Source: an optimization exercise on an open RTL-to-GDS flow (aim: small area and few clock cycles). Production flows keep margins and buffers that such runs may drop.
The RTL was checked by simulation tests, not by an equivalence proof against the original design.
Power is estimated from default activity; no workload was simulated.

File: design/flow/design.v
`timescale 1ns / 1ps
module PipelineDeliver #(
  parameter WIDTH = 1
) (
  input                     clk,
  input                     rst,
  input                     stall_current_stage,
  input                     stall_next_stage,
  input       [WIDTH - 1:0] in,
  output  reg [WIDTH - 1:0] out
);
  always @(posedge clk) begin
    if (rst) begin
      out <= 0;
    end
    else if (stall_current_stage && !stall_next_stage) begin
      out <= 0;
    end
    else if (!stall_current_stage) begin
      out <= in;
    end
  end
endmodule  
`timescale 1ns / 1ps
module PipelineController(
  input   request_from_id,
  input   request_from_ex,
  input   stall_all,
  output  stall_pc,
  output  stall_if,
  output  stall_id,
  output  stall_ex,
  output  stall_mem,
  output  stall_wb
);
  reg[5:0] stall;
  assign {stall_wb, stall_mem, stall_ex,
          stall_id, stall_if, stall_pc} = stall;
  always @(*) begin
    if (stall_all) begin
      stall <= 6'b111111;
    end
    else if (request_from_id) begin
      stall <= 6'b000111;
    end
    else if (request_from_ex) begin
      stall <= 6'b000111;
    end
    else begin
      stall <= 6'b000000;
    end
  end
endmodule  
`timescale 1ns / 1ps
module RegFile(
  input                       clk,
  input                       rst,
  input                       read_en_1,
  input       [4:0] read_addr_1,
  output  reg [31:0]     read_data_1,
  input                       read_en_2,
  input       [4:0] read_addr_2,
  output  reg [31:0]     read_data_2,
  input                       write_en,
  input       [4:0] write_addr,
  input       [31:0]     write_data
);
  reg[31:0] registers[0:31];
  integer i;
  always @(posedge clk) begin
    if (rst) begin
      for (i = 0; i < 32; i = i + 1) begin
        registers[i] <= 0;
      end
    end
    else if (write_en && |write_addr) begin
      registers[write_addr] <= write_data;
    end
  end
  always @(*) begin
    if (rst) begin
      read_data_1 <= 0;
    end
    else if (read_addr_1 == write_addr && write_en && read_en_1) begin
      read_data_1 <= write_data;
    end
    else if (read_en_1) begin
      read_data_1 <= registers[read_addr_1];
    end
    else begin
      read_data_1 <= 0;
    end
  end
  always @(*) begin
    if (rst) begin
      read_data_2 <= 0;
    end
    else if (read_addr_2 == write_addr && write_en && read_en_2) begin
      read_data_2 <= write_data;
    end
    else if (read_en_2) begin
      read_data_2 <= registers[read_addr_2];
    end
    else begin
      read_data_2 <= 0;
    end
  end
endmodule  
`timescale 1ns / 1ps
module RegReadProxy(
  input                       read_en_1,
  input                       read_en_2,
  input       [4:0] read_addr_1,
  input       [4:0] read_addr_2,
  input       [31:0]     data_1_from_reg,
  input       [31:0]     data_2_from_reg,
  input                       ex_load_flag,
  input                       reg_write_en_from_ex,
  input       [4:0] reg_write_addr_from_ex,
  input       [31:0]     data_from_ex,
  input                       mem_load_flag,
  input                       reg_write_en_from_mem,
  input       [4:0] reg_write_addr_from_mem,
  input       [31:0]     data_from_mem,
  output                      load_related_1,
  output                      load_related_2,
  output  reg [31:0]     read_data_1,
  output  reg [31:0]     read_data_2
);
  assign load_related_1 =
      (ex_load_flag && read_en_1 && read_addr_1 == reg_write_addr_from_ex) ||
      (mem_load_flag && read_en_1 && read_addr_1 == reg_write_addr_from_mem);
  assign load_related_2 =
      (ex_load_flag && read_en_2 && read_addr_2 == reg_write_addr_from_ex) ||
      (mem_load_flag && read_en_2 && read_addr_2 == reg_write_addr_from_mem);
  always @(*) begin
    if (read_en_1) begin
      if (reg_write_en_from_ex &&
          read_addr_1 == reg_write_addr_from_ex) begin
        read_data_1 <= data_from_ex;
      end
      else if (reg_write_en_from_mem &&
          read_addr_1 == reg_write_addr_from_mem) begin
        read_data_1 <= data_from_mem;
      end
      else begin
        read_data_1 <= data_1_from_reg;
      end
    end
    else begin
      read_data_1 <= 0;
    end
  end
  always @(*) begin
    if (read_en_2) begin
      if (reg_write_en_from_ex &&
          read_addr_2 == reg_write_addr_from_ex) begin
        read_data_2 <= data_from_ex;
      end
      else if (reg_write_en_from_mem &&
          read_addr_2 == reg_write_addr_from_mem) begin
        read_data_2 <= data_from_mem;
      end
      else begin
        read_data_2 <= data_2_from_reg;
      end
    end
    else begin
      read_data_2 <= 0;
    end
  end
endmodule  
`timescale 1ns / 1ps
module HILO(
  input clk,
  input rst,
  input write_en,
  input        [31:0] hi_i,
  input        [31:0] lo_i,
  output  wire [31:0] hi_o,
  output  wire [31:0] lo_o
);
  reg [31:0] hi;
  reg [31:0] lo;
  assign hi_o = hi;
  assign lo_o = lo;
  always @(posedge clk) begin
    if(rst) begin
      hi <= 0;
      lo <= 0;
    end else if (write_en) begin
      hi <= hi_i;
      lo <= lo_i;
    end
  end
endmodule
`timescale 1ns / 1ps
module HILOReadProxy(
  input       mem_hilo_write_en, 
  input       wb_hilo_write_en, 
  input       [31:0] hi_i,
  input       [31:0] lo_i,
  input       [31:0] mem_hi_i,
  input       [31:0] mem_lo_i,
  input       [31:0] wb_hi_i,
  input       [31:0] wb_lo_i,
  output  wire [31:0] hi_o,
  output  wire [31:0] lo_o
);
  assign hi_o = mem_hilo_write_en ? mem_hi_i :
                wb_hilo_write_en ? wb_hi_i :
                hi_i;
  assign lo_o = mem_hilo_write_en ? mem_lo_i :
                wb_hilo_write_en ? wb_lo_i :
                lo_i;
endmodule
`timescale 1ns / 1ps
module PC(
  input                       clk,
  input                       rst,
  input                       stall_pc,
  input                       branch_flag,
  input       [31:0]     branch_addr,
  output  reg [31:0]     pc,
  output  reg                 rom_en,
  output      [31:0]     rom_addr
);
  reg[31:0] next_pc;
  assign rom_addr = next_pc;
  always @(*) begin
    if (!stall_pc) begin
      if (branch_flag) begin
        next_pc <= branch_addr;
      end
      else begin
        next_pc <= pc + 4;
      end
    end
    else begin
      next_pc <= pc;
    end
  end
  always @(posedge clk) begin
    rom_en <= !rst;
  end
  always @(posedge clk) begin
    if (!rom_en) begin
      pc <= 32'hbfc00000 - 4;
    end
    else if (!stall_pc) begin
      pc <= next_pc;
    end
  end
endmodule  
`timescale 1ns / 1ps
module IFID(
  input               clk,
  input               rst,
  input               stall_current_stage,
  input               stall_next_stage,
  input   [31:0] addr_in,
  input   [31:0] inst_in,
  output  [31:0] addr_out,
  output  [31:0] inst_out
);
  PipelineDeliver #(32) ff_addr(
    clk, rst,
    stall_current_stage, stall_next_stage,
    addr_in, addr_out
  );
  PipelineDeliver #(32) ff_inst(
    clk, rst,
    stall_current_stage, stall_next_stage,
    inst_in, inst_out
  );
endmodule  
`timescale 1ns / 1ps
module RegGen(
  input       [5:0]  op,
  input       [4:0] rs,
  input       [4:0] rt,
  input       [4:0] rd,
  output  reg                 reg_read_en_1,
  output  reg                 reg_read_en_2,
  output  reg [4:0] reg_addr_1,
  output  reg [4:0] reg_addr_2,
  output  reg                 reg_write_en,
  output  reg [4:0] reg_write_addr
);
  always @(*) begin
    case (op)
      6'b000111,6'b000001,
      6'b001001,6'b001101,
      6'b001010, 6'b001011,
      6'b100000, 6'b100011, 6'b100100, 6'b100001, 6'b100101: begin
        reg_read_en_1 <= 1;
        reg_read_en_2 <= 0;
        reg_addr_1 <= rs;
        reg_addr_2 <= 0;
      end
      6'b000100, 6'b000101,
      6'b001100,
      6'b101000, 6'b101011, 6'b101001,
      6'b000000: begin
        reg_read_en_1 <= 1;
        reg_read_en_2 <= 1;
        reg_addr_1 <= rs;
        reg_addr_2 <= rt;
      end
      default: begin   
        reg_read_en_1 <= 0;
        reg_read_en_2 <= 0;
        reg_addr_1 <= 0;
        reg_addr_2 <= 0;
      end
    endcase
  end
  always @(*) begin
    case (op)
      6'b001001, 6'b001111,
      6'b001010, 6'b001011: begin
        reg_write_en <= 1;
        reg_write_addr <= rt;
      end
      6'b000000: begin
        reg_write_en <= 1;
        reg_write_addr <= rd;
      end
      6'b000011: begin
        reg_write_en <= 1;
        reg_write_addr <= 31;    
      end
      6'b100000, 6'b100100, 6'b100011, 6'b001100, 6'b001101, 6'b100001, 6'b100101: begin
        reg_write_en <= 1;
        reg_write_addr <= rt;
      end
      default: begin
        reg_write_en <= 0;
        reg_write_addr <= 0;
      end
    endcase
  end
endmodule  
`timescale 1ns / 1ps
module FunctGen(
  input       [5:0]  op,
  input       [5:0]    funct_in,
  output  reg [5:0]    funct
);
  always @(*) begin
    case (op)
      6'b000000: funct <= funct_in;
      6'b001010: funct <= 6'b101010;   
      6'b001011: funct <= 6'b101011;  
      6'b001111: funct <= 6'b100101;
      6'b100000, 6'b100100, 6'b100011, 6'b100101,
      6'b101000, 6'b101011, 6'b001001,6'b100001, 6'b101001: funct <= 6'b100001;
      6'b000011: funct <= 6'b100101;
      6'b001100:funct <= 6'b100100;
      6'b001101:funct <= 6'b100101;
      default: funct <= 6'b111111;
    endcase
  end
endmodule  
`timescale 1ns / 1ps
module OperandGen(
  input       [31:0]       addr,
  input       [5:0]    op,
  input       [5:0]      funct,
  input       [15:0]  imm,
  input       [31:0]       reg_data_1,
  input       [31:0]       reg_data_2,
  output  reg [31:0]       operand_1,
  output  reg [31:0]       operand_2
);
  wire[31:0] link_addr = addr + 8;
  wire[31:0] zero_ext_imm_hi = {imm, 16'b0};
  wire[31:0] sign_ext_imm = {{16{imm[15]}}, imm};
  wire[31:0] zero_ext_imm = {16'b0, imm};
  always @(*) begin
    case (op)
      6'b001001, 6'b001111,
      6'b001010, 6'b001011,
      6'b100000, 6'b100011, 6'b100100, 6'b101000, 6'b101011, 6'b001100,6'b001101,6'b100001, 6'b101001, 6'b100101: begin
        operand_1 <= reg_data_1;
      end
      6'b000000: begin
        operand_1 <= funct == 6'b001001 ? link_addr : reg_data_1;
      end
      6'b000011: begin
        operand_1 <= link_addr;
      end
      default: begin
        operand_1 <= 0;
      end
    endcase
  end
  always @(*) begin
    case (op)
      6'b001111: begin
        operand_2 <= zero_ext_imm_hi;
      end
      6'b001001,
      6'b001010, 6'b001011,
      6'b100000, 6'b100011, 6'b100100, 6'b101000, 6'b101011,6'b100001, 6'b101001, 6'b100101: begin
        operand_2 <= sign_ext_imm;
      end
      6'b001100,6'b001101: begin
        operand_2 <= zero_ext_imm;
      end
      6'b000000: begin
        operand_2 <= reg_data_2;
      end
      default: begin
        operand_2 <= 0;
      end
    endcase
  end
endmodule  
`timescale 1ns / 1ps
module BranchGen(
  input       [31:0]     addr,
  input       [31:0]     inst,
  input       [5:0]  op,
  input       [5:0]    funct,
  input       [31:0]     reg_data_1,
  input       [31:0]     reg_data_2,
  output  reg                 branch_flag,
  output  reg [31:0]     branch_addr
);
  wire[31:0] addr_plus_4 = addr + 4;
  wire[25:0] jump_addr = inst[25:0];
  wire[31:0] sign_ext_imm_sll2 = {{14{inst[15]}}, inst[15:0], 2'b00};
  always @(*) begin
    case (op)
      6'b000011: begin
        branch_flag <= 1;
        branch_addr <= {addr_plus_4[31:28], jump_addr, 2'b00};
      end
      6'b000111: begin
        if ($signed(reg_data_1) > 0) begin
          branch_flag <= 1;
          branch_addr <= addr_plus_4 + sign_ext_imm_sll2;
        end
        else begin
          branch_flag <= 0;
          branch_addr <= 0;
        end
      end
      6'b000001: begin
        if ($signed(reg_data_1) < 0) begin
          branch_flag <= 1;
          branch_addr <= addr_plus_4 + sign_ext_imm_sll2;
        end
        else begin
          branch_flag <= 0;
          branch_addr <= 0;
        end
      end
      6'b000000: begin
        if (funct == 6'b001001) begin
          branch_flag <= 1;
          branch_addr <= reg_data_1;
        end
        else if (funct == 6'b001000) begin
           branch_flag <= 1;
           branch_addr <= reg_data_1;
        end
        else begin
          branch_flag <= 0;
          branch_addr <= 0;
        end
      end
      6'b000100: begin
        if (reg_data_1 == reg_data_2) begin
          branch_flag <= 1;
          branch_addr <= addr_plus_4 + sign_ext_imm_sll2;
        end
        else begin
          branch_flag <= 0;
          branch_addr <= 0;
        end
      end
      6'b000101: begin
        if (reg_data_1 != reg_data_2) begin
          branch_flag <= 1;
          branch_addr <= addr_plus_4 + sign_ext_imm_sll2;
        end
        else begin
          branch_flag <= 0;
          branch_addr <= 0;
        end
      end
      default: begin
        branch_flag <= 0;
        branch_addr <= 0;
      end
    endcase
  end
endmodule  
`timescale 1ns / 1ps
module MemGen(
  input       [5:0]  op,
  input       [31:0]     reg_data_2,
  output  reg                 mem_read_flag,
  output  reg                 mem_write_flag,
  output  reg                 mem_sign_ext_flag,
  output  reg [3:0]  mem_sel,
  output  reg [31:0]     mem_write_data
);
  always @(*) begin
    case (op)
      6'b101000, 6'b101011, 6'b101001: mem_write_flag <= 1;
      default: mem_write_flag <= 0;
    endcase
  end
  always @(*) begin
    case (op)
      6'b100000, 6'b100100, 6'b100011, 6'b100001, 6'b100101: mem_read_flag <= 1;
      default: mem_read_flag <= 0;
    endcase
  end
  always @(*) begin
    case (op)
      6'b100000, 6'b100011,6'b100001: mem_sign_ext_flag <= 1;
      default: mem_sign_ext_flag <= 0;
    endcase
  end
  always @(*) begin
    case (op)
      6'b100000, 6'b100100, 6'b101000: mem_sel <= 4'b0001;
      6'b100011, 6'b101011: mem_sel <= 4'b1111;
	    6'b101001, 6'b100101, 6'b100001: mem_sel <= 4'b0011;
      default: mem_sel <= 4'b0000;
    endcase
  end
  always @(*) begin
    case (op)
      6'b101000, 6'b101011, 6'b101001: mem_write_data <= reg_data_2;
      default: mem_write_data <= 0;
    endcase
  end
endmodule  
`timescale 1ns / 1ps
module ID(
  input   [31:0]     addr,
  input   [31:0]     inst,
  input                   load_related_1,
  input                   load_related_2,
  output                  reg_read_en_1,
  output  [4:0] reg_addr_1,
  input   [31:0]     reg_data_1,
  output                  reg_read_en_2,
  output  [4:0] reg_addr_2,
  input   [31:0]     reg_data_2,
  output                  stall_request,
  output                  branch_flag,
  output  [31:0]     branch_addr,
  output  [5:0]    funct,
  output  [4:0]    shamt,
  output  [31:0]     operand_1,
  output  [31:0]     operand_2,
  output                  mem_read_flag,
  output                  mem_write_flag,
  output                  mem_sign_ext_flag,
  output  [3:0]  mem_sel,
  output  [31:0]     mem_write_data,
  output                  reg_write_en,
  output  [4:0] reg_write_addr,
  output  [31:0]     current_pc_addr
);
  wire[5:0]    inst_op     = inst[31:26];
  wire[4:0]   inst_rs     = inst[25:21];
  wire[4:0]   inst_rt     = inst[20:16];
  wire[4:0]   inst_rd     = inst[15:11];
  wire[4:0]      inst_shamt  = inst[10:6];
  wire[5:0]      inst_funct  = inst[5:0];
  wire[15:0]  inst_imm    = inst[15:0];
  assign shamt = inst_shamt;
  assign stall_request = load_related_1 || load_related_2;
  assign current_pc_addr = addr;
  RegGen reg_gen(
    .op             (inst_op),
    .rs             (inst_rs),
    .rt             (inst_rt),
    .rd             (inst_rd),
    .reg_read_en_1  (reg_read_en_1),
    .reg_read_en_2  (reg_read_en_2),
    .reg_addr_1     (reg_addr_1),
    .reg_addr_2     (reg_addr_2),
    .reg_write_en   (reg_write_en),
    .reg_write_addr (reg_write_addr)
  );
  FunctGen funct_gen(
    .op       (inst_op),
    .funct_in (inst_funct),
    .funct    (funct)
  );
  OperandGen operand_gen(
    .addr       (addr),
    .op         (inst_op),
    .funct      (inst_funct),
    .imm        (inst_imm),
    .reg_data_1 (reg_data_1),
    .reg_data_2 (reg_data_2),
    .operand_1  (operand_1),
    .operand_2  (operand_2)
  );
  BranchGen branch_gen(
    .addr         (addr),
    .inst         (inst),
    .op           (inst_op),
    .funct        (inst_funct),
    .reg_data_1   (reg_data_1),
    .reg_data_2   (reg_data_2),
    .branch_flag  (branch_flag),
    .branch_addr  (branch_addr)
  );
  MemGen mem_gen(
    .op                 (inst_op),
    .reg_data_2         (reg_data_2),
    .mem_read_flag      (mem_read_flag),
    .mem_write_flag     (mem_write_flag),
    .mem_sign_ext_flag  (mem_sign_ext_flag),
    .mem_sel            (mem_sel),
    .mem_write_data     (mem_write_data)
  );
endmodule  
`timescale 1ns / 1ps
module IDEX(
  input                   clk,
  input                   rst,
  input                   stall_current_stage,
  input                   stall_next_stage,
  input   [5:0]    funct_in,
  input   [4:0]    shamt_in,
  input   [31:0]     operand_1_in,
  input   [31:0]     operand_2_in,
  input                   mem_read_flag_in,
  input                   mem_write_flag_in,
  input                   mem_sign_ext_flag_in,
  input   [3:0]  mem_sel_in,
  input   [31:0]     mem_write_data_in,
  input                   reg_write_en_in,
  input   [4:0] reg_write_addr_in,
  input   [31:0]     current_pc_addr_in,
  output  [5:0]    funct_out,
  output  [4:0]    shamt_out,
  output  [31:0]     operand_1_out,
  output  [31:0]     operand_2_out,
  output                  mem_read_flag_out,
  output                  mem_write_flag_out,
  output                  mem_sign_ext_flag_out,
  output  [3:0]  mem_sel_out,
  output  [31:0]     mem_write_data_out,
  output                  reg_write_en_out,
  output  [4:0] reg_write_addr_out,
  output  [31:0]     current_pc_addr_out
);
  PipelineDeliver #(6) ff_funct(
    clk, rst,
    stall_current_stage, stall_next_stage,
    funct_in, funct_out
  );
  PipelineDeliver #(5) ff_shamt(
    clk, rst,
    stall_current_stage, stall_next_stage,
    shamt_in, shamt_out
  );
  PipelineDeliver #(32) ff_operand_1(
    clk, rst,
    stall_current_stage, stall_next_stage,
    operand_1_in, operand_1_out
  );
  PipelineDeliver #(32) ff_operand_2(
    clk, rst,
    stall_current_stage, stall_next_stage,
    operand_2_in, operand_2_out
  );
  PipelineDeliver #(1) ff_mem_read_flag(
    clk, rst,
    stall_current_stage, stall_next_stage,
    mem_read_flag_in, mem_read_flag_out
  );
  PipelineDeliver #(1) ff_mem_write_flag(
    clk, rst,
    stall_current_stage, stall_next_stage,
    mem_write_flag_in, mem_write_flag_out
  );
  PipelineDeliver #(1) ff_mem_sign_ext_flag(
    clk, rst,
    stall_current_stage, stall_next_stage,
    mem_sign_ext_flag_in, mem_sign_ext_flag_out
  );
  PipelineDeliver #(4) ff_mem_sel(
    clk, rst,
    stall_current_stage, stall_next_stage,
    mem_sel_in, mem_sel_out
  );
  PipelineDeliver #(32) ff_mem_write_data(
    clk, rst,
    stall_current_stage, stall_next_stage,
    mem_write_data_in, mem_write_data_out
  );
  PipelineDeliver #(1) ff_reg_write_en(
    clk, rst,
    stall_current_stage, stall_next_stage,
    reg_write_en_in, reg_write_en_out
  );
  PipelineDeliver #(5) ff_reg_write_addr(
    clk, rst,
    stall_current_stage, stall_next_stage,
    reg_write_addr_in, reg_write_addr_out
  );
  PipelineDeliver #(32) ff_current_pc_addr(
    clk, rst,
    stall_current_stage, stall_next_stage,
    current_pc_addr_in, current_pc_addr_out
  );
endmodule  
`timescale 1ns / 1ps
module EX(
  input       [5:0]    funct,
  input       [4:0]    shamt,
  input       [31:0]     operand_1,
  input       [31:0]     operand_2,
  input                       mem_read_flag_in,
  input                       mem_write_flag_in,
  input                       mem_sign_ext_flag_in,
  input       [3:0]  mem_sel_in,
  input       [31:0]     mem_write_data_in,
  input                       reg_write_en_in,
  input       [4:0] reg_write_addr_in,
  input       [31:0]     current_pc_addr_in,
  output                      ex_load_flag,
  output                      mem_read_flag_out,
  output                      mem_write_flag_out,
  output                      mem_sign_ext_flag_out,
  output      [3:0]  mem_sel_out,
  output      [31:0]     mem_write_data_out,
  output  reg [31:0]     result,
  output                      reg_write_en_out,
  output      [4:0] reg_write_addr_out,
  output      [31:0]     current_pc_addr_out,
  input       [31:0]     hi_in,
  input       [31:0]     lo_in,
  output  reg [31:0]     hi_out,
  output  reg [31:0]     lo_out,
  output  reg                 hilo_write_en
);
  assign ex_load_flag = mem_read_flag_in;
  assign mem_read_flag_out = mem_read_flag_in;
  assign mem_write_flag_out = mem_write_flag_in;
  assign mem_sign_ext_flag_out = mem_sign_ext_flag_in;
  assign mem_sel_out = mem_sel_in;
  assign mem_write_data_out = mem_write_data_in;
  assign reg_write_en_out = reg_write_en_in && !mem_write_flag_in;
  assign reg_write_addr_out = reg_write_addr_in;
  assign current_pc_addr_out = current_pc_addr_in;
  wire[31:0] operand_2_mux =
      (funct == 6'b100011 || funct == 6'b101010)
        ? (~operand_2) + 1 : operand_2;
  wire[31:0] result_sum = operand_1 + operand_2_mux;
  wire operand_1_lt_operand_2 = funct == 6'b101010 ?
        ((operand_1[31] && !operand_2[31]) ||
          (!operand_1[31] && !operand_2[31] && result_sum[31]) ||
          (operand_1[31] && operand_2[31] && result_sum[31]))
      : (operand_1 < operand_2);
  always @(*) begin
    case (funct)
      6'b001001, 6'b100101: result <= operand_1 | operand_2;
      6'b100100: result <= operand_1 & operand_2;
      6'b100110: result <= operand_1 ^ operand_2;
      6'b101010, 6'b101011: result <= {31'b0, operand_1_lt_operand_2};
      6'b100001, 6'b100011,6'b100000: result <= result_sum;
      6'b010000: result <= hi_in;
      6'b010010: result <= lo_in;
      6'b000000: result <= operand_2 << shamt;
      6'b000100: result <= operand_2 << operand_1[4:0];
      6'b000110: result <= operand_2 >> operand_1[4:0];
      6'b000111: result <= ({32{operand_2[31]}} << (6'd32 - {1'b0, operand_1[4:0]})) | operand_2 >> operand_1[4:0];
      6'b000010: result <= operand_2 >> shamt;  
      6'b000011: result <= ({32{operand_2[31]}} << (6'd32 - {1'b0, shamt})) | operand_2 >> shamt;  
      default: result <= 0;
    endcase
  end
  always @(*) begin
    case (funct)
    6'b010001: begin
      hilo_write_en <= 1;
      hi_out <= operand_1;
      lo_out <= lo_in;
    end
    6'b010011: begin
      hilo_write_en <= 1;
      hi_out <= hi_in;
      lo_out <= operand_1;
    end
    default: begin
      hilo_write_en <= 0;
      hi_out <= hi_in;
      lo_out <= lo_in;
    end
    endcase
  end
endmodule  
`timescale 1ns / 1ps
module EXMEM(
  input                   clk,
  input                   rst,
  input                   stall_current_stage,
  input                   stall_next_stage,
  input                   mem_read_flag_in,
  input                   mem_write_flag_in,
  input                   mem_sign_ext_flag_in,
  input   [3:0]  mem_sel_in,
  input   [31:0]     mem_write_data_in,
  input   [31:0]     result_in,
  input                   reg_write_en_in,
  input   [4:0] reg_write_addr_in,
  input   [31:0]     current_pc_addr_in,
  input                   hilo_write_en_in,
  input   [31:0]     hi_in,
  input   [31:0]     lo_in,
  output                  mem_read_flag_out,
  output                  mem_write_flag_out,
  output                  mem_sign_ext_flag_out,
  output  [3:0]  mem_sel_out,
  output  [31:0]     mem_write_data_out,
  output  [31:0]     result_out,
  output                  reg_write_en_out,
  output  [4:0] reg_write_addr_out,
  output  [31:0]     current_pc_addr_out,
  output                  hilo_write_en_out,
  output  [31:0]     hi_out,
  output  [31:0]     lo_out
);
  PipelineDeliver #(1) ff_mem_read_flag(
    clk, rst,
    stall_current_stage, stall_next_stage,
    mem_read_flag_in, mem_read_flag_out
  );
  PipelineDeliver #(1) ff_mem_write_flag(
    clk, rst,
    stall_current_stage, stall_next_stage,
    mem_write_flag_in, mem_write_flag_out
  );
  PipelineDeliver #(1) ff_mem_sign_ext_flag(
    clk, rst,
    stall_current_stage, stall_next_stage,
    mem_sign_ext_flag_in, mem_sign_ext_flag_out
  );
  PipelineDeliver #(4) ff_mem_sel(
    clk, rst,
    stall_current_stage, stall_next_stage,
    mem_sel_in, mem_sel_out
  );
  PipelineDeliver #(32) ff_mem_write_data(
    clk, rst,
    stall_current_stage, stall_next_stage,
    mem_write_data_in, mem_write_data_out
  );
  PipelineDeliver #(32) ff_result(
    clk, rst,
    stall_current_stage, stall_next_stage,
    result_in, result_out
  );
  PipelineDeliver #(1) ff_reg_write_en(
    clk, rst,
    stall_current_stage, stall_next_stage,
    reg_write_en_in, reg_write_en_out
  );
  PipelineDeliver #(5) ff_reg_write_addr(
    clk, rst,
    stall_current_stage, stall_next_stage,
    reg_write_addr_in, reg_write_addr_out
  );
  PipelineDeliver #(32) ff_current_pc_addr(
    clk, rst,
    stall_current_stage, stall_next_stage,
    current_pc_addr_in, current_pc_addr_out
  );
  PipelineDeliver #(1) ff_hilo_write_en(
    clk, rst,
    stall_current_stage, stall_next_stage,
    hilo_write_en_in, hilo_write_en_out
  );
  PipelineDeliver #(32) ff_hi(
    clk, rst,
    stall_current_stage, stall_next_stage,
    hi_in, hi_out
  );
  PipelineDeliver #(32) ff_lo(
    clk, rst,
    stall_current_stage, stall_next_stage,
    lo_in, lo_out
  );
endmodule  
`timescale 1ns / 1ps
module MEM(
  input                       mem_read_flag_in,
  input                       mem_write_flag_in,
  input                       mem_sign_ext_flag_in,
  input       [3:0]  mem_sel_in,
  input       [31:0]     mem_write_data,
  input       [31:0]     result_in,
  input                       reg_write_en_in,
  input       [4:0] reg_write_addr_in,
  input       [31:0]     current_pc_addr_in,
  input                       hilo_write_en_in,
  input       [31:0]     hi_in,
  input       [31:0]     lo_in,
  output                      ram_en,
  output      [3:0]  ram_write_en,
  output      [31:0]     ram_addr,
  output  reg [31:0]     ram_write_data,
  output                      mem_load_flag,
  output                      mem_read_flag_out,
  output                      mem_write_flag_out,
  output                      mem_sign_ext_flag_out,
  output      [3:0]  mem_sel_out,
  output      [31:0]     result_out,
  output                      reg_write_en_out,
  output      [4:0] reg_write_addr_out,
  output      [31:0]     current_pc_addr_out,
  output                      hilo_write_en_out,
  output      [31:0]     hi_out,
  output      [31:0]     lo_out
);
  reg[3:0] ram_write_sel;
  assign mem_load_flag = mem_read_flag_in;
  assign mem_read_flag_out = mem_read_flag_in;
  assign mem_write_flag_out = mem_write_flag_in;
  assign mem_sign_ext_flag_out = mem_sign_ext_flag_in;
  assign mem_sel_out = mem_sel_in;
  assign result_out = result_in;
  assign reg_write_en_out = reg_write_en_in;
  assign reg_write_addr_out = reg_write_addr_in;
  assign current_pc_addr_out = current_pc_addr_in;
  wire[31:0] address = result_in;
  assign hilo_write_en_out = hilo_write_en_in;
  assign hi_out = hi_in;
  assign lo_out = lo_in;
  assign ram_en = mem_write_flag_in || mem_read_flag_in;
  assign ram_write_en = mem_write_flag_in ? ram_write_sel : 0;
  assign ram_addr = mem_write_flag_in || mem_read_flag_in
      ? {address[31:2], 2'b00} : 0;
  always @(*) begin
    if (mem_write_flag_in) begin
      if (mem_sel_in == 4'b0001) begin    
        case (address[1:0])
          2'b00: ram_write_sel <= 4'b0001;
          2'b01: ram_write_sel <= 4'b0010;
          2'b10: ram_write_sel <= 4'b0100;
          2'b11: ram_write_sel <= 4'b1000;
          default: ram_write_sel <= 4'b0000;
        endcase
      end
      else if (mem_sel_in == 4'b0011) begin    
        case (address[1:0])
          2'b00: ram_write_sel <= 4'b0011;
          2'b10: ram_write_sel <= 4'b1100; 
          default: ram_write_sel <= 4'b0000;
        endcase
      end
      else if (mem_sel_in == 4'b1111) begin    
        case (address[1:0])
          2'b00: ram_write_sel <= 4'b1111;
          default: ram_write_sel <= 4'b0000;
        endcase
      end
      else begin
        ram_write_sel <= 4'b0000;
      end
    end
    else begin
      ram_write_sel <= 4'b0000;
    end
  end
  always @(*) begin
    if (mem_write_flag_in) begin
      if (mem_sel_in == 4'b0001) begin
        case (address[1:0])
          2'b00: ram_write_data <= mem_write_data;
          2'b01: ram_write_data <= mem_write_data << 8;
          2'b10: ram_write_data <= mem_write_data << 16;
          2'b11: ram_write_data <= mem_write_data << 24;
        endcase
      end
      else if (mem_sel_in == 4'b0011) begin
        case (address[1:0])
          2'b00: ram_write_data <= mem_write_data;
          2'b10: ram_write_data <= mem_write_data << 16;
          default: ram_write_data <= 0;
        endcase
      end
      else if (mem_sel_in == 4'b1111) begin
        case (address[1:0])
          2'b00: ram_write_data <= mem_write_data;
          default: ram_write_data <= 0;
        endcase
      end
      else begin
        ram_write_data <= 0;
      end
    end
    else begin
      ram_write_data <= 0;
    end
  end
endmodule  
`timescale 1ns / 1ps
module MEMWB(
  input                   clk,
  input                   rst,
  input                   stall_current_stage,
  input                   stall_next_stage,
  input   [31:0]     ram_read_data_in,
  input                   mem_read_flag_in,
  input                   mem_write_flag_in,
  input                   mem_sign_ext_flag_in,
  input   [3:0]  mem_sel_in,
  input   [31:0]     result_in,
  input                   reg_write_en_in,
  input   [4:0] reg_write_addr_in,
  input   [31:0]     current_pc_addr_in,
  input                   hilo_write_en_in,
  input   [31:0]     hi_in,
  input   [31:0]     lo_in,
  output  [31:0]     ram_read_data_out,
  output                  mem_read_flag_out,
  output                  mem_write_flag_out,
  output                  mem_sign_ext_flag_out,
  output  [3:0]  mem_sel_out,
  output  [31:0]     result_out,
  output                  reg_write_en_out,
  output  [4:0] reg_write_addr_out,
  output  [31:0]     current_pc_addr_out,
  output                  hilo_write_en_out,
  output  [31:0]     hi_out,
  output  [31:0]     lo_out
);
  PipelineDeliver #(32) ff_ram_read_data(
    clk, rst,
    stall_current_stage, stall_next_stage,
    ram_read_data_in, ram_read_data_out
  );
  PipelineDeliver #(1) ff_mem_read_flag(
    clk, rst,
    stall_current_stage, stall_next_stage,
    mem_read_flag_in, mem_read_flag_out
  );
  PipelineDeliver #(1) ff_mem_write_flag(
    clk, rst,
    stall_current_stage, stall_next_stage,
    mem_write_flag_in, mem_write_flag_out
  );
  PipelineDeliver #(1) ff_mem_sign_ext_flag(
    clk, rst,
    stall_current_stage, stall_next_stage,
    mem_sign_ext_flag_in, mem_sign_ext_flag_out
  );
  PipelineDeliver #(4) ff_mem_sel(
    clk, rst,
    stall_current_stage, stall_next_stage,
    mem_sel_in, mem_sel_out
  );
  PipelineDeliver #(32) ff_result(
    clk, rst,
    stall_current_stage, stall_next_stage,
    result_in, result_out
  );
  PipelineDeliver #(1) ff_reg_write_en(
    clk, rst,
    stall_current_stage, stall_next_stage,
    reg_write_en_in, reg_write_en_out
  );
  PipelineDeliver #(5) ff_reg_write_addr(
    clk, rst,
    stall_current_stage, stall_next_stage,
    reg_write_addr_in, reg_write_addr_out
  );
  PipelineDeliver #(32) ff_current_pc_addr(
    clk, rst,
    stall_current_stage, stall_next_stage,
    current_pc_addr_in, current_pc_addr_out
  );
  PipelineDeliver #(1) ff_hilo_write_en(
    clk, rst,
    stall_current_stage, stall_next_stage,
    hilo_write_en_in, hilo_write_en_out
  );
  PipelineDeliver #(32) ff_hi(
    clk, rst,
    stall_current_stage, stall_next_stage,
    hi_in, hi_out
  );
  PipelineDeliver #(32) ff_lo(
    clk, rst,
    stall_current_stage, stall_next_stage,
    lo_in, lo_out
  );
endmodule  
`timescale 1ns / 1ps
module WB(
  input       [31:0]     ram_read_data,
  input                       mem_read_flag,
  input                       mem_write_flag,
  input                       mem_sign_ext_flag,
  input       [3:0]  mem_sel,
  input       [31:0]     result_in,
  input                       reg_write_en_in,
  input       [4:0] reg_write_addr_in,
  input       [31:0]     current_pc_addr_in,
  output  reg [31:0]     result_out,
  output                      reg_write_en_out,
  output      [4:0] reg_write_addr_out,
  output                      debug_reg_write_en,
  output      [31:0]     debug_pc_addr_out
);
  assign reg_write_en_out = reg_write_en_in;
  assign reg_write_addr_out = reg_write_addr_in;
  assign debug_reg_write_en = reg_write_en_out;
  assign debug_pc_addr_out = current_pc_addr_in;
  wire[31:0] address = result_in;
  always @(*) begin
    if (mem_read_flag) begin
      if (mem_sel == 4'b0001) begin
        case(address[1:0])
          2'b00: result_out <= mem_sign_ext_flag ? {{24{ram_read_data[7]}}, ram_read_data[7:0]} : {24'b0, ram_read_data[7:0]};
          2'b01: result_out <= mem_sign_ext_flag ? {{24{ram_read_data[15]}}, ram_read_data[15:8]} : {24'b0, ram_read_data[15:8]};
          2'b10: result_out <= mem_sign_ext_flag ? {{24{ram_read_data[23]}}, ram_read_data[23:16]} : {24'b0, ram_read_data[23:16]};
          2'b11: result_out <= mem_sign_ext_flag ? {{24{ram_read_data[31]}}, ram_read_data[31:24]} : {24'b0, ram_read_data[31:24]};
        endcase
      end
      else if (mem_sel == 4'b0011) begin
        case (address[1:0])
          2'b00: result_out <= mem_sign_ext_flag ? {{16{ram_read_data[15]}}, ram_read_data[15:0]} : {16'b0, ram_read_data[15:0]};  
          2'b10: result_out <= mem_sign_ext_flag ? {{16{ram_read_data[31]}}, ram_read_data[31:16]} : {16'b0, ram_read_data[31:16]};
          default: result_out <= 0;
        endcase
      end
      else if (mem_sel == 4'b1111) begin
        case (address[1:0])
          2'b00: result_out <= ram_read_data;
          default: result_out <= 0;
        endcase
      end
      else begin
        result_out <= 0;
      end
    end
    else if (mem_write_flag) begin
      result_out <= 0;
    end
    else begin
      result_out <= result_in;
    end
  end
endmodule  
`timescale 1ns / 1ps
module Core(
  input                   clk,
  input                   rst,
  output                  rom_en,
  output  [31:0]     rom_addr,
  input   [31:0]     rom_read_data,
  output                  ram_en,
  output  [3:0]  ram_write_en,
  output  [31:0]     ram_addr,
  input   [31:0]     ram_read_data,
  output  [31:0]     ram_write_data,
  output                  debug_reg_write_en,
  output  [4:0] debug_reg_write_addr,
  output  [31:0]     debug_reg_write_data,
  output  [31:0]     debug_pc_addr
);
  wire stall_pc_conn, stall_if_conn, stall_id_conn,
       stall_ex_conn, stall_mem_conn, stall_wb_conn;
  wire pc_branch_flag;
  wire[31:0] pc_branch_addr, pc_pc, ifid_addr;
  wire[31:0] ifid_inst;
  PC pc_stage(
    .clk            (clk),
    .rst            (rst),
    .stall_pc       (stall_pc_conn),
    .branch_flag    (pc_branch_flag),
    .branch_addr    (pc_branch_addr),
    .pc             (pc_pc),
    .rom_en         (rom_en),
    .rom_addr       (rom_addr)
  );
  IFID ifid(
    .clk                  (clk),
    .rst                  (rst),
    .stall_current_stage  (stall_if_conn),
    .stall_next_stage     (stall_id_conn),
    .addr_in              (pc_pc),
    .inst_in              (rom_read_data),
    .addr_out             (ifid_addr),
    .inst_out             (ifid_inst)
  );
  wire id_load_related_1, id_load_related_2;
  wire id_reg_read_en_1, id_reg_read_en_2;
  wire[4:0] id_reg_addr_1, id_reg_addr_2;
  wire[31:0] id_reg_data_1, id_reg_data_2;
  wire id_stall_request;
  wire[5:0] id_funct, idex_funct;
  wire[4:0] id_shamt, idex_shamt;
  wire[31:0] id_operand_1, id_operand_2;
  wire[31:0] idex_operand_1, idex_operand_2;
  wire id_mem_read_flag, id_mem_write_flag, id_mem_sign_ext_flag;
  wire idex_mem_read_flag, idex_mem_write_flag, idex_mem_sign_ext_flag;
  wire[3:0] id_mem_sel, idex_mem_sel;
  wire[31:0] id_mem_write_data, idex_mem_write_data;
  wire id_reg_write_en, idex_reg_write_en;
  wire[4:0] id_reg_write_addr, idex_reg_write_addr;
  wire[31:0] id_current_pc_addr, idex_current_pc_addr;
  ID id_stage(
    .addr               (ifid_addr),
    .inst               (ifid_inst),
    .load_related_1     (id_load_related_1),
    .load_related_2     (id_load_related_2),
    .reg_read_en_1      (id_reg_read_en_1),
    .reg_addr_1         (id_reg_addr_1),
    .reg_data_1         (id_reg_data_1),
    .reg_read_en_2      (id_reg_read_en_2),
    .reg_addr_2         (id_reg_addr_2),
    .reg_data_2         (id_reg_data_2),
    .stall_request      (id_stall_request),
    .branch_flag        (pc_branch_flag),
    .branch_addr        (pc_branch_addr),
    .funct              (id_funct),
    .shamt              (id_shamt),
    .operand_1          (id_operand_1),
    .operand_2          (id_operand_2),
    .mem_read_flag      (id_mem_read_flag),
    .mem_write_flag     (id_mem_write_flag),
    .mem_sign_ext_flag  (id_mem_sign_ext_flag),
    .mem_sel            (id_mem_sel),
    .mem_write_data     (id_mem_write_data),
    .reg_write_en       (id_reg_write_en),
    .reg_write_addr     (id_reg_write_addr),
    .current_pc_addr    (id_current_pc_addr)
  );
  IDEX idex(
    .clk                    (clk),
    .rst                    (rst),
    .stall_current_stage    (stall_id_conn),
    .stall_next_stage       (stall_ex_conn),
    .funct_in               (id_funct),
    .shamt_in               (id_shamt),
    .operand_1_in           (id_operand_1),
    .operand_2_in           (id_operand_2),
    .mem_read_flag_in       (id_mem_read_flag),
    .mem_write_flag_in      (id_mem_write_flag),
    .mem_sign_ext_flag_in   (id_mem_sign_ext_flag),
    .mem_sel_in             (id_mem_sel),
    .mem_write_data_in      (id_mem_write_data),
    .reg_write_en_in        (id_reg_write_en),
    .reg_write_addr_in      (id_reg_write_addr),
    .current_pc_addr_in     (id_current_pc_addr),
    .funct_out              (idex_funct),
    .shamt_out              (idex_shamt),
    .operand_1_out          (idex_operand_1),
    .operand_2_out          (idex_operand_2),
    .mem_read_flag_out      (idex_mem_read_flag),
    .mem_write_flag_out     (idex_mem_write_flag),
    .mem_sign_ext_flag_out  (idex_mem_sign_ext_flag),
    .mem_sel_out            (idex_mem_sel),
    .mem_write_data_out     (idex_mem_write_data),
    .reg_write_en_out       (idex_reg_write_en),
    .reg_write_addr_out     (idex_reg_write_addr),
    .current_pc_addr_out    (idex_current_pc_addr)
  );
  wire ex_ex_load_flag;
  wire ex_mem_read_flag, ex_mem_write_flag, ex_mem_sign_ext_flag;
  wire exmem_mem_read_flag, exmem_mem_write_flag, exmem_mem_sign_ext_flag;
  wire[3:0] ex_mem_sel, exmem_mem_sel;
  wire[31:0] ex_mem_write_data, ex_result;
  wire[31:0] exmem_mem_write_data, exmem_result;
  wire ex_reg_write_en, exmem_reg_write_en;
  wire[4:0] ex_reg_write_addr, exmem_reg_write_addr;
  wire[31:0] ex_current_pc_addr, exmem_current_pc_addr;
  wire [31:0] hilo_rp_hi, hilo_rp_lo, ex_hi, ex_lo, exmem_hi, exmem_lo;
  wire ex_hilo_write_en, exmem_hilo_write_en;
  EX ex_stage(
    .funct                  (idex_funct),
    .shamt                  (idex_shamt),
    .operand_1              (idex_operand_1),
    .operand_2              (idex_operand_2),
    .mem_read_flag_in       (idex_mem_read_flag),
    .mem_write_flag_in      (idex_mem_write_flag),
    .mem_sign_ext_flag_in   (idex_mem_sign_ext_flag),
    .mem_sel_in             (idex_mem_sel),
    .mem_write_data_in      (idex_mem_write_data),
    .reg_write_en_in        (idex_reg_write_en),
    .reg_write_addr_in      (idex_reg_write_addr),
    .current_pc_addr_in     (idex_current_pc_addr),
    .hi_in                  (hilo_rp_hi),
    .lo_in                  (hilo_rp_lo),
    .ex_load_flag           (ex_ex_load_flag),
    .mem_read_flag_out      (ex_mem_read_flag),
    .mem_write_flag_out     (ex_mem_write_flag),
    .mem_sign_ext_flag_out  (ex_mem_sign_ext_flag),
    .mem_sel_out            (ex_mem_sel),
    .mem_write_data_out     (ex_mem_write_data),
    .result                 (ex_result),
    .reg_write_en_out       (ex_reg_write_en),
    .reg_write_addr_out     (ex_reg_write_addr),
    .current_pc_addr_out    (ex_current_pc_addr),
    .hilo_write_en          (ex_hilo_write_en),
    .hi_out                 (ex_hi),
    .lo_out                 (ex_lo)
  );
  EXMEM exmem(
    .clk                    (clk),
    .rst                    (rst),
    .stall_current_stage    (stall_ex_conn),
    .stall_next_stage       (stall_mem_conn),
    .mem_read_flag_in       (ex_mem_read_flag),
    .mem_write_flag_in      (ex_mem_write_flag),
    .mem_sign_ext_flag_in   (ex_mem_sign_ext_flag),
    .mem_sel_in             (ex_mem_sel),
    .mem_write_data_in      (ex_mem_write_data),
    .result_in              (ex_result),
    .reg_write_en_in        (ex_reg_write_en),
    .reg_write_addr_in      (ex_reg_write_addr),
    .current_pc_addr_in     (ex_current_pc_addr),
    .hilo_write_en_in       (ex_hilo_write_en),
    .hi_in                  (ex_hi),
    .lo_in                  (ex_lo),
    .mem_read_flag_out      (exmem_mem_read_flag),
    .mem_write_flag_out     (exmem_mem_write_flag),
    .mem_sign_ext_flag_out  (exmem_mem_sign_ext_flag),
    .mem_sel_out            (exmem_mem_sel),
    .mem_write_data_out     (exmem_mem_write_data),
    .result_out             (exmem_result),
    .reg_write_en_out       (exmem_reg_write_en),
    .reg_write_addr_out     (exmem_reg_write_addr),
    .current_pc_addr_out    (exmem_current_pc_addr),
    .hilo_write_en_out      (exmem_hilo_write_en),
    .hi_out                 (exmem_hi),
    .lo_out                 (exmem_lo)
  );
  wire mem_mem_load_flag;
  wire mem_mem_read_flag, mem_mem_write_flag, mem_mem_sign_ext_flag;
  wire memwb_mem_read_flag, memwb_mem_write_flag, memwb_mem_sign_ext_flag;
  wire[3:0] mem_mem_sel, memwb_mem_sel;
  wire[31:0] mem_result, memwb_result, memwb_ram_read_data;
  wire mem_reg_write_en, memwb_reg_write_en;
  wire[4:0] mem_reg_write_addr, memwb_reg_write_addr;
  wire[31:0] mem_current_pc_addr, memwb_current_pc_addr;
  wire [31:0] mem_hi, mem_lo, memwb_hi, memwb_lo;
  wire mem_hilo_write_en, memwb_hilo_write_en;
  MEM mem_stage(
    .mem_read_flag_in       (exmem_mem_read_flag),
    .mem_write_flag_in      (exmem_mem_write_flag),
    .mem_sign_ext_flag_in   (exmem_mem_sign_ext_flag),
    .mem_sel_in             (exmem_mem_sel),
    .mem_write_data         (exmem_mem_write_data),
    .result_in              (exmem_result),
    .reg_write_en_in        (exmem_reg_write_en),
    .reg_write_addr_in      (exmem_reg_write_addr),
    .current_pc_addr_in     (exmem_current_pc_addr),
    .hilo_write_en_in       (exmem_hilo_write_en),
    .hi_in                  (exmem_hi),
    .lo_in                  (exmem_lo),
    .ram_en                 (ram_en),
    .ram_write_en           (ram_write_en),
    .ram_addr               (ram_addr),
    .ram_write_data         (ram_write_data),
    .mem_load_flag          (mem_mem_load_flag),
    .mem_read_flag_out      (mem_mem_read_flag),
    .mem_write_flag_out     (mem_mem_write_flag),
    .mem_sign_ext_flag_out  (mem_mem_sign_ext_flag),
    .mem_sel_out            (mem_mem_sel),
    .result_out             (mem_result),
    .reg_write_en_out       (mem_reg_write_en),
    .reg_write_addr_out     (mem_reg_write_addr),
    .current_pc_addr_out    (mem_current_pc_addr),
    .hilo_write_en_out      (mem_hilo_write_en),
    .hi_out                 (mem_hi),
    .lo_out                 (mem_lo)
  );
  MEMWB memwb(
    .clk                    (clk),
    .rst                    (rst),
    .stall_current_stage    (stall_mem_conn),
    .stall_next_stage       (stall_wb_conn),
    .ram_read_data_in       (ram_read_data),
    .mem_read_flag_in       (mem_mem_read_flag),
    .mem_write_flag_in      (mem_mem_write_flag),
    .mem_sign_ext_flag_in   (mem_mem_sign_ext_flag),
    .mem_sel_in             (mem_mem_sel),
    .result_in              (mem_result),
    .reg_write_en_in        (mem_reg_write_en),
    .reg_write_addr_in      (mem_reg_write_addr),
    .current_pc_addr_in     (mem_current_pc_addr),
    .hilo_write_en_in       (mem_hilo_write_en),
    .hi_in                  (mem_hi),
    .lo_in                  (mem_lo),
    .ram_read_data_out      (memwb_ram_read_data),
    .mem_read_flag_out      (memwb_mem_read_flag),
    .mem_write_flag_out     (memwb_mem_write_flag),
    .mem_sign_ext_flag_out  (memwb_mem_sign_ext_flag),
    .mem_sel_out            (memwb_mem_sel),
    .result_out             (memwb_result),
    .reg_write_en_out       (memwb_reg_write_en),
    .reg_write_addr_out     (memwb_reg_write_addr),
    .current_pc_addr_out    (memwb_current_pc_addr),
    .hilo_write_en_out      (memwb_hilo_write_en),
    .hi_out                 (memwb_hi),
    .lo_out                 (memwb_lo)
  );
  wire[31:0] wb_result;
  wire wb_reg_write_en;
  wire[4:0] wb_reg_write_addr;
  assign debug_reg_write_addr = wb_reg_write_addr;
  assign debug_reg_write_data = wb_result;
  wire wb_hilo_write_en = memwb_hilo_write_en;
  wire[31:0] wb_hi = memwb_hi;
  wire[31:0] wb_lo = memwb_lo;
  WB wb_stage(
    .ram_read_data      (memwb_ram_read_data),
    .mem_read_flag      (memwb_mem_read_flag),
    .mem_write_flag     (memwb_mem_write_flag),
    .mem_sign_ext_flag  (memwb_mem_sign_ext_flag),
    .mem_sel            (memwb_mem_sel),
    .result_in          (memwb_result),
    .reg_write_en_in    (memwb_reg_write_en),
    .reg_write_addr_in  (memwb_reg_write_addr),
    .current_pc_addr_in (memwb_current_pc_addr),
    .result_out         (wb_result),
    .reg_write_en_out   (wb_reg_write_en),
    .reg_write_addr_out (wb_reg_write_addr),
    .debug_reg_write_en (debug_reg_write_en),
    .debug_pc_addr_out  (debug_pc_addr)
  );
  wire[31:0] regfile_read_data_1, regfile_read_data_2;
  RegFile regfile(
    .clk          (clk),
    .rst          (rst),
    .read_en_1    (id_reg_read_en_1),
    .read_addr_1  (id_reg_addr_1),
    .read_data_1  (regfile_read_data_1),
    .read_en_2    (id_reg_read_en_2),
    .read_addr_2  (id_reg_addr_2),
    .read_data_2  (regfile_read_data_2),
    .write_en     (wb_reg_write_en),
    .write_addr   (wb_reg_write_addr),
    .write_data   (wb_result)
  );
  RegReadProxy reg_read_proxy(
    .read_en_1                (id_reg_read_en_1),
    .read_en_2                (id_reg_read_en_2),
    .read_addr_1              (id_reg_addr_1),
    .read_addr_2              (id_reg_addr_2),
    .data_1_from_reg          (regfile_read_data_1),
    .data_2_from_reg          (regfile_read_data_2),
    .ex_load_flag             (ex_ex_load_flag),
    .reg_write_en_from_ex     (ex_reg_write_en),
    .reg_write_addr_from_ex   (ex_reg_write_addr),
    .data_from_ex             (ex_result),
    .mem_load_flag            (mem_mem_load_flag),
    .reg_write_en_from_mem    (mem_reg_write_en),
    .reg_write_addr_from_mem  (mem_reg_write_addr),
    .data_from_mem            (mem_result),
    .load_related_1           (id_load_related_1),
    .load_related_2           (id_load_related_2),
    .read_data_1              (id_reg_data_1),
    .read_data_2              (id_reg_data_2)
  );
  PipelineController pipeline_controller(
    .request_from_id  (id_stall_request),
    .request_from_ex  (1'b0),
    .stall_all        (1'b0),
    .stall_pc         (stall_pc_conn),
    .stall_if         (stall_if_conn),
    .stall_id         (stall_id_conn),
    .stall_ex         (stall_ex_conn),
    .stall_mem        (stall_mem_conn),
    .stall_wb         (stall_wb_conn)
  );
  wire[31:0] hilo_hi, hilo_lo;
  HILO  u_HILO(
    .clk                     (clk),
    .rst                     (rst),
    .write_en                (wb_hilo_write_en),
    .hi_i                    (wb_hi),
    .lo_i                    (wb_lo),
    .hi_o                    (hilo_hi),
    .lo_o                    (hilo_lo)
  );
  HILOReadProxy  u_HILOReadProxy(
    .hi_i                    (hilo_hi),
    .lo_i                    (hilo_lo ),
    .mem_hilo_write_en       (mem_hilo_write_en),
    .mem_hi_i                (mem_hi ),
    .mem_lo_i                (mem_lo),
    .wb_hilo_write_en        (wb_hilo_write_en),
    .wb_hi_i                 (wb_hi),
    .wb_lo_i                 (wb_lo),
    .hi_o                    (hilo_rp_hi),
    .lo_o                    (hilo_rp_lo)
  );
endmodule  
File: design/flow/run.sh
#!/bin/bash
# synth_recipe.tcl (not shown) runs the flow's synth.tcl, then flattens the netlist and writes it again
# the make line also repeats each setting of config.mk as NAME=value (left out here)
make -C /OpenROAD-flow-scripts/flow DESIGN_CONFIG=/design/flow/config.mk WORK_HOME=/design/flow/orfs CLKGATE_MAP_FILE= SYNTH_SCRIPT=/design/flow/synth_recipe.tcl finish
File: design/flow/config.mk
export PLATFORM = sky130hd
export DESIGN_NAME = Core
export DESIGN_NICKNAME = Core
export VERILOG_FILES = /design/flow/design.v
export SDC_FILE = /design/flow/constraint.sdc
export NUM_CORES = 8
export LEC_CHECK = 0
export CAP_MARGIN = 20
export CORE_MARGIN = 2
export CORE_UTILIZATION = 40
export SLEW_MARGIN = 20
File: design/flow/constraint.sdc
create_clock -name core_clock -period 15.0 [get_ports {clk}]
set_input_delay 3.0000 -clock core_clock [delete_from_list [all_inputs] [get_ports {clk}]]
set_output_delay 3.0000 -clock core_clock [all_outputs]
set_load 0.01 [all_outputs]
==> out/results.tsv <==
metric	value	unit
reg2reg path depth	30	
Compound-Gate Fraction of Synth Area	18.9	%
hold crit path type	flop to flop	
Post-Synth Adder-Cell Area	2.10	%
Cells after Synth	10614	
Worst Hold Launch	idex.ff_mem_write_data.out[12]	
met3 Use GR	23.6	%
Port Buffer Count	235	
top cell category	multi-input combinational cells	
pre-CTS setup slack	2.21	ns
io pins	238	
Setup Fix Bufs, Post-CTS	0	
routability congestion estimate	1.18	
non-clock buffer count in the final layout	797	
CP max stage cell	nor4_1	
Flop pwr share	39.8	%
Die Area	252000	um2
Ys Warns	18	
outcome	no timing/DRC/antenna violations	
via count	101948	
minimum clock period	14.11	ns
asr flop ratio synth	0	%
FF/Latch Area	44000	um2
CP Launch Type	flop	
measured slew at the worst slew-check pin	1.41	ns
Crit. End Element	primary output	
number of synthesized flops with an enable pin	1024	
largest reg by FF count	regfile.registers	
Testbench counts, summed over its fixed seeds: cycles 125,386.
==> synthesized netlist by cell type (160+ instances only) <==
master / number / share of area (%)
edfxtp_1: 1024 / 31
mux4_2: 187 / 4.2
o21ai_0: 427 / 2.2
a21oi_1: 737 / 3.7
nand2_1: 784 / 3.0
clkbuf_1: 659 / 2.5
nor2b_1: 362 / 2.3
nor2_1: 1741 / 6.6
dfxtp_1: 658 / 13
nand3_1: 163 / 0.82
nor3_1: 167 / 0.84
o22ai_1: 167 / 1.1
ha_1: 163 / 2.1
mux2_2: 162 / 1.8
buf_2: 210 / 1.1
mux2i_1: 450 / 4.5
inv_1: 197 / 0.75
a211oi_1: 177 / 1.3
a22oi_1: 160 / 1.2
==> worst max path at each step <==
stage | startpoint | endpoint | slack [ns]
6_report | idex.ff_operand_2.out[2] | rom_addr[29] | 0.89
5_1_grt | idex.ff_operand_2.out[2] | rom_addr[27] | 0.61
4_1_cts | idex.ff_operand_2.out[2] | rom_addr[27] | 1.32
3_5_place_dp | idex.ff_operand_2.out[2] | rom_addr[27] | 2.21
3_3_place_gp | idex.ff_operand_2.out[2] | rom_addr[27] | 1.89
2_1_floorplan | rst | rom_addr[15] | 5.27
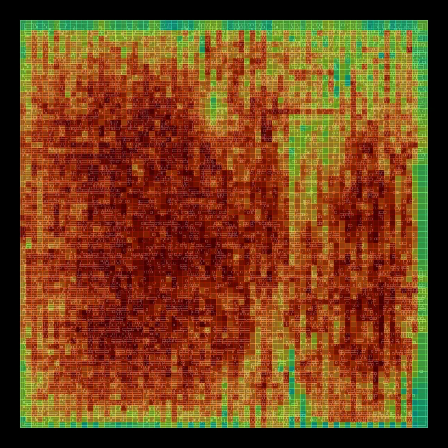
*Routing congestion*
M2 GR Usage: 71.6%
global-route usage over all layers: 51.1%

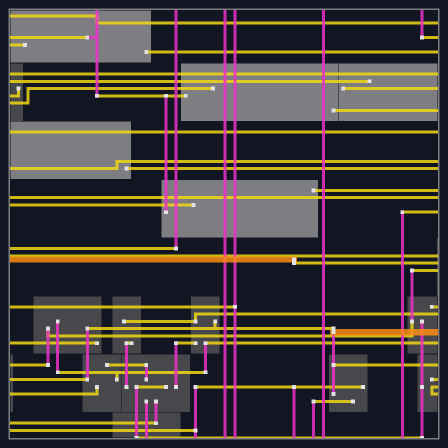
*Close-up of the layout*
Region (366, 366) to (386, 386) um. Cells in grey, sequential cells in the stronger grey; small squares are vias.
colour	layer
yellow	M1
orange	M3
magenta	M2
cells with their middle in the window	13
netlist names of flops here include	idex.ff_operand_1.out (5)
most frequent	dfxtp_1 (5)
sequential cells in the window	5

afterwards: timing with drivers on the ports:
How much do the figures lean on ideal ports? The routed layout below was timed once more, with nothing changed but the port constraints.
Step 1: set_driving_cell puts a clkbuf_16 on clk and a buf_2 on each other input, an assumption about the parent block.
Step 2, shift: input delay + t, output delay - t, t = (earliest + latest rising clock arrival at the registers) / 2. This alone moves slack from input paths to output paths.
Slacks: no drivers / after step 1 / after step 2; pairs: no drivers / after step 1.
shift t [ns]: 1.002
slack for setup (ns): 0.893 / 0.775 / 1.553
worst setup path after step 2: input to output
clock arrival spread, ns: 0.123 / 0.123
After both steps setup and hold are still met in this run. The setup slack of this run moves by -0.118 ns with the drivers and by +0.660 ns with both steps.
